What follows belongs to an exercise in optimizing a design on an open flow for small area; a production flow would make more cautious choices. Only simulation tests tie the RTL to the original design; equivalence was not proved.

==> design.v <==
module fitness_tracker (
    input wire clk,           
    input wire rst,           
    input wire [7:0] RHR,   
    input wire [7:0] weight,       
    input wire [7:0] age,          
    input wire [7:0] distance,     
    input wire Run,          
    input wire Walk,          
    input wire Cycle,          
    output wire [7:0] seconds_Run,  
    output wire [7:0] seconds_Walk,  
    output wire [7:0] seconds_Cycle,  
    output wire [23:0] calories_Run,  
    output wire [23:0] calories_Walk,  
    output wire [23:0] calories_Cycle,  
    output wire [7:0] speed,        
    output wire [7:0] THR     
);
fitness_stopwatch stopwatch_inst (
    .clk(clk),
    .rst(rst),
    .RHR(RHR),
    .weight(weight),
    .age(age),
    .distance(distance),
    .Run(Run),
    .Walk(Walk),
    .Cycle(Cycle),
    .seconds_Run(seconds_Run),
    .seconds_Walk(seconds_Walk),
    .seconds_Cycle(seconds_Cycle)
);
calorie_calculator calorie_calc_inst (
    .weight(weight),
    .time_Run(seconds_Run),
    .time_Walk(seconds_Walk),
    .time_Cycle(seconds_Cycle),
    .calories_Run(calories_Run),
    .calories_Walk(calories_Walk),
    .calories_Cycle(calories_Cycle)
);
speed_calculator speed_calc_inst (
    .distance(distance),
    .time_Run(seconds_Run),
    .time_Walk(seconds_Walk),
    .time_Cycle(seconds_Cycle),
    .speed(speed)
);
heartbeat_calculator heartbeat_calc_inst (
    .RHR(RHR),
    .weight(weight),
    .speed(speed),
    .THR(THR)
);
endmodule
module fitness_stopwatch (
    input wire clk,
    input wire rst,
    input wire [7:0] RHR,
    input wire [7:0] weight,
    input wire [7:0] age,
    input wire [7:0] distance,
    input wire Run,
    input wire Walk,
    input wire Cycle,
    output reg [7:0] seconds_Run,   
    output reg [7:0] seconds_Walk,   
    output reg [7:0] seconds_Cycle    
);
reg [7:0] counter_Run, counter_Walk, counter_Cycle;
always @(posedge clk or posedge rst) begin
    if (rst) begin
        counter_Run <= 8'd0;
        counter_Walk <= 8'd0;
        counter_Cycle <= 8'd0;
        seconds_Run <= 8'd0;
        seconds_Walk <= 8'd0;
        seconds_Cycle <= 8'd0;
    end else begin
        if (Run) begin
            if (counter_Run < 8'd59)
                counter_Run <= counter_Run + 1;
            else
                counter_Run <= 8'd0;   
        end
        seconds_Run <= counter_Run;
        if (Walk) begin
            if (counter_Walk < 8'd59)
                counter_Walk <= counter_Walk + 1;
            else
                counter_Walk <= 8'd0;
        end
        seconds_Walk <= counter_Walk;
        if (Cycle) begin
            if (counter_Cycle < 8'd59)
                counter_Cycle <= counter_Cycle + 1;
            else
                counter_Cycle <= 8'd0;
        end
        seconds_Cycle <= counter_Cycle;
    end
end
endmodule
module calorie_calculator (
    input wire [7:0] weight,        
    input wire [7:0] time_Run,       
    input wire [7:0] time_Walk,       
    input wire [7:0] time_Cycle,       
    output reg [23:0] calories_Run,  
    output reg [23:0] calories_Walk,  
    output reg [23:0] calories_Cycle   
);
localparam MET_Run = 10;
localparam MET_Walk = 5;
localparam MET_Cycle = 8;
always @(*) begin
    calories_Run = MET_Run * weight * time_Run;
    calories_Walk = MET_Walk * weight * time_Walk;
    calories_Cycle = MET_Cycle * weight * time_Cycle;
end
endmodule
module speed_calculator (
    input wire [7:0] distance,     
    input wire [7:0] time_Run,      
    input wire [7:0] time_Walk,      
    input wire [7:0] time_Cycle,      
    output reg [7:0] speed        
);
reg [7:0] total_time;   
always @(*) begin
    total_time = time_Run + time_Walk + time_Cycle;   
    if (total_time > 0) begin
        speed = distance / total_time;   
    end else begin
        speed = 7'd0;   
    end
end
endmodule
module heartbeat_calculator (
    input wire [7:0] RHR,    
    input wire [7:0] weight,        
    input wire [7:0] speed,        
    output reg [7:0] THR     
);
localparam weight_factor = 5;   
localparam speed_factor = 3;    
always @(*) begin
    THR = RHR + (weight * weight_factor) / 10 + (speed * speed_factor) / 10;
end
endmodule
==> run.sh <==
#!/bin/bash
# synth_recipe.tcl (not shown) runs the flow's synth.tcl, then flattens the netlist and writes it again
# the make line also repeats each setting of config.mk as NAME=value (left out here)
make -C /OpenROAD-flow-scripts/flow DESIGN_CONFIG=/design/flow/config.mk WORK_HOME=/design/flow/orfs CLKGATE_MAP_FILE= SYNTH_SCRIPT=/design/flow/synth_recipe.tcl finish
==> config.mk <==
export PLATFORM = sky130hd
export DESIGN_NAME = fitness_tracker
export DESIGN_NICKNAME = fitness_tracker
export VERILOG_FILES = /design/flow/design.v
export SDC_FILE = /design/flow/constraint.sdc
export NUM_CORES = 4
export LEC_CHECK = 0
export CAP_MARGIN = 20
export CORE_MARGIN = 2
export CORE_UTILIZATION = 40
export SLEW_MARGIN = 20
==> constraint.sdc <==
create_clock -name core_clock -period 40.0 [get_ports {clk}]
set_input_delay 8.0000 -clock core_clock [delete_from_list [all_inputs] [get_ports {clk}]]
set_output_delay 8.0000 -clock core_clock [all_outputs]
set_load 0.01 [all_outputs]
**Full-chip view from the flow's report step**

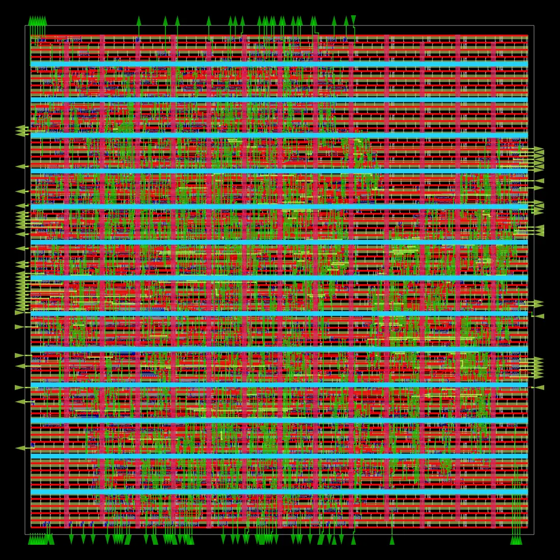
WL final: 36.3 mm
die area: 0.0377 mm²
Rows: 69
I/O pin count: 149
Die W: 194 µm

**Placed cells, one colour a class**

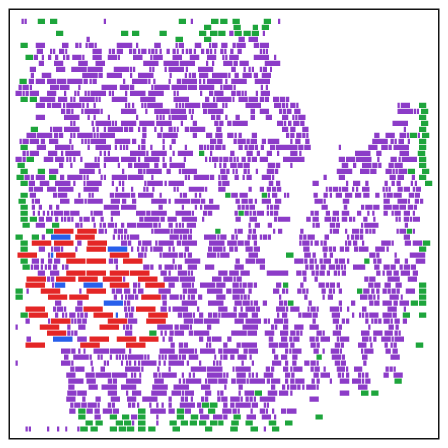
| class | colour | cells | share of their area |
|---|---|---|---|
| flip-flops | red | 48 | 7.7% |
| other buffers and delay cells | green | 139 | 8.7% |
| clock drivers and dummy loads | blue | 8 | 0.93% |
| all other logic | purple | 1651 | 83% |

**Drive-strength map**

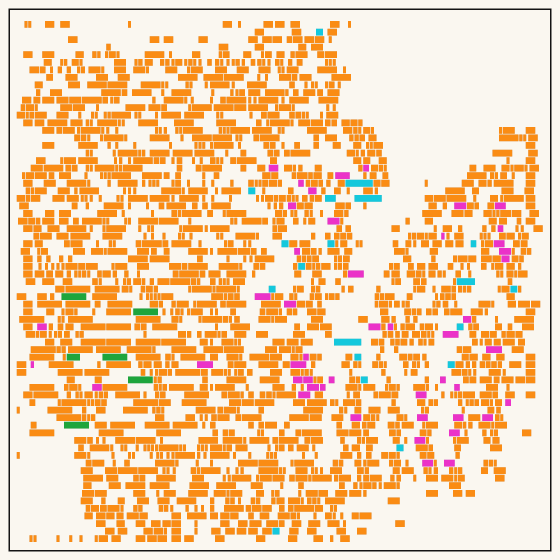
| size | colour | cells | most used |
|---|---|---|---|
| drive 2 | magenta | 47 | or2_2 |
| drive 6 and up | green | 6 | clkbuf_16 |
| drive 1 or less | orange | 1774 | inv_1 |
| drive 3 to 4 | cyan | 19 | buf_4 |
setup ws final: 2.82 ns
bufs w/o clock: 139

==> results.json <==
{
  "synth_top_family_by_area": "adder cells",
  "synthCells": 1766,
  "synth_mux_area_share_pct": 1.67,
  "cp-end-kind": "output port",
  "r2r_start": "stopwatch_inst.counter_Run[0]$_DFFE_PP0P_",
  "hold_viol": 0,
  "setup_violations": 0,
  "yosysTopAreaCellShare_pct": 22.4,
  "fin_crit_ns": 37.18,
  "maxCapViolCount": 0,
  "slowest_delay_ns": 0.58,
  "cp_num_buf_inv": 10,
  "io_buffer_count": 126,
  "stdcell_count": 2307,
  "tightestPinTransition_ns": 1.00,
  "relSlewSlack_pct": 33.1,
  "synth_edf_count": 0,
  "grt.overflow.total": 0,
  "dp_hpwl_mm": 28.8,
  "synth_warnings": 4,
  "clk_latency_ns": 0.28,
  "cts_hold_buf": 0,
  "yosys.area_share.simple_pct": 19.4,
  "cts_buffers": 5,
  "crit_required_ns": 32.00,
  "clk_pin_slew_ns": 0.06,
  "drt-pass1-iter-count": 5,
  "crit_path_top_delay_cell": "clkdlybuf4s50_1",
  "worstSetupEndpoint": "THR[7]",
  "status": "timing/DRC/antenna clean",
  "cts_resized": 0,
  "arrival_ns": 29.18,
  "postLayoutCellArea_mm2": 0.0162,
  "setup_tns_ns": 0,
  "track_usage_pct": 19.5,
  "whs_endpoint": "stopwatch_inst.seconds_Walk[7]$_DFF_PP0_",
  "cpLargestDelayFamily": "compound AO/OA/AOI/OAI gates",
  "ys_types": 99,
  "place_ws_ns": 3.01,
  "clock-sinks": 48,
  "path_depth": 98,
  "synth_area_mm2": 0.0145,
  "postCtsSetupBuffers": 0,
  "cts_htree_levels": 2,
  "placeableCoreArea_mm2": 0.0356,
  "num_vias": 12400,
  "r2r_slack_ns": 38.41,
  "rsz0062_at_grt": "no",
  "cp_max_fo": 13,
  "synth_compound_area_share_pct": 16.6,
  "crit_type": "input port to output port",
  "met1_usage_pct": 26.8,
  "yosys.area.top_type": "fa_1",
  "place_inst": 2299,
  "start_kind": "input port",
  "ant_nets": 0,
  "fmax_mhz": 26.9
}
**Signal wires by layer**

Scale bar: 50 µm.
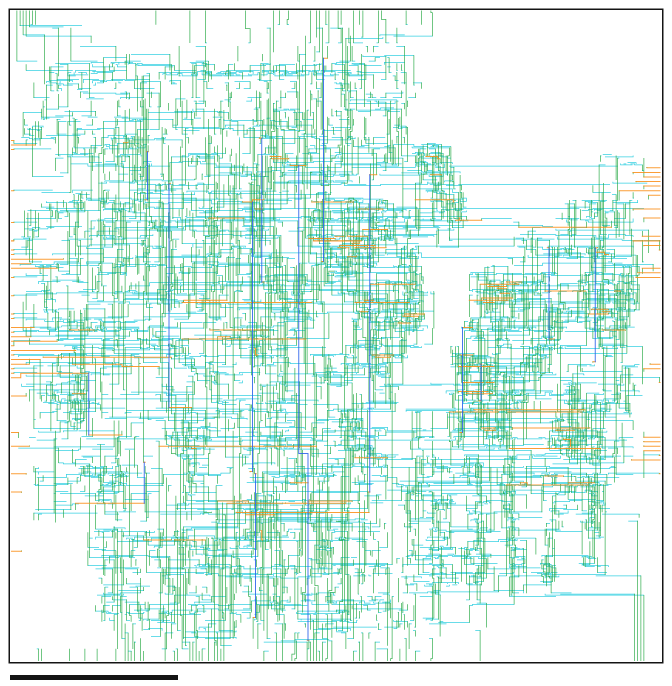
| layer | colour | wire length |
|---|---|---|
| met1 | cyan | 16900 µm |
| met4 | blue | 680 µm |
| met2 | green | 17500 µm |
| met3 | orange | 1260 µm |

**Wire density map**

39 x 39 tiles, from white (low) to dark blue (high), scaled to the fullest tile. Values are wire area over tile area, all layers added.
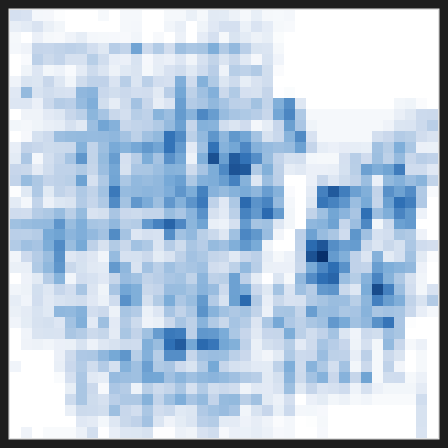
emptiest ninth of the die: top right
tiles over half the peak: 11%
mean over tiles: 0.15

-- routing by layer --
layer	share of wire [%]	routed length, µm
met1	46	16900
met2	48	17500
met3	3.5	1260
met4	1.9	680
met5	0	0
-- Yosys cell counts, drive strengths merged (8+ instances only) --
cell type	instances
a31oi	8
o31ai	17
and3	10
o21a	23
a211oi	11
mux2i	14
fa	162
nand2	203
ha	199
mux2	9
or2	12
inv	246
o22ai	12
o211ai	12
a21o	14
o21ai	84
a21oi	79
a21boi	12
xnor2	62
nor2b	25
clkbuf	58
nor3	39
nand2b	14
nor2	91
nand3	26
and2	116
xor2	20
buf	22
dfrtp	48
-- final cells by class --
| cell class | instances | area, µm² |
|---|---|---|
| Sequential cell | 48 | 1200 |
| Clock buffer | 8 | 146 |
| Timing Repair Buffer | 139 | 1360 |
| Multi-Input combinational cell | 1403 | 12000 |
| Tap cell | 461 | 577 |
| Inverter | 248 | 933 |
| Fill cell | 3587 | 19300 |
-- metrics by stage --
stage / util [%] / hold slack [ns]
after floorplan: - / 0.367
after global placement: 45.3 / 0.374
after CTS: 45.7 / 0.394
after detailed placement: 45.3 / 0.381
final: 45.7 / 0.393
after global routing: 45.7 / 0.403
-- registers in the layout (all words and copies together), names as in the netlist --
name	count
stopwatch_inst.counter_Cycle	8
stopwatch_inst.counter_Run	8
stopwatch_inst.counter_Walk	8
stopwatch_inst.seconds_Cycle	8
stopwatch_inst.seconds_Run	8
stopwatch_inst.seconds_Walk	8
-- cell usage in the layout (no fill, tap or decap), types with 14 or more instances in the layout --
master,count
ha_1,199
mux2i_1,14
nand3_1,26
a21o_1,14
nand2_1,203
and2_1,115
nand2b_1,14
xnor2_1,57
inv_1,243
clkdlybuf4s50_1,126
xor2_1,20
nor2_1,90
a21oi_1,78
dfrtp_1,48
o21ai_0,78
nor3_1,39
o21a_1,23
o31ai_1,16
nor2b_1,25
conb_1,14
fa_1,162

-- afterwards: timing with drivers on the ports --
In the flow no input, the clock included, has a driving cell. The finished layout below was timed again as built, in two steps. Step 1: set_driving_cell puts a clkbuf_16 on clk and a buf_2 on each other input, an assumption about the parent block. Step 2 adds t to the input delays and takes it off the output delays; t is the mean of the earliest and latest rising clock arrival at the registers after step 1. Input paths then give back, and output paths get back, about the clock's delay inside the block. a / b / c = ideal / step 1 / step 2; a / b = the first two.
t (ns): 0.309
setup slack, ns: 2.817 / 2.788 / 2.788
slew at the worst register clock pin (ns): 0.06 / 0.06
worst data-port slew with drivers (ns): 0.08
After both steps this run still meets setup and hold. The setup slack of this run moves by -0.029 ns with the drivers and by -0.029 ns with both steps.
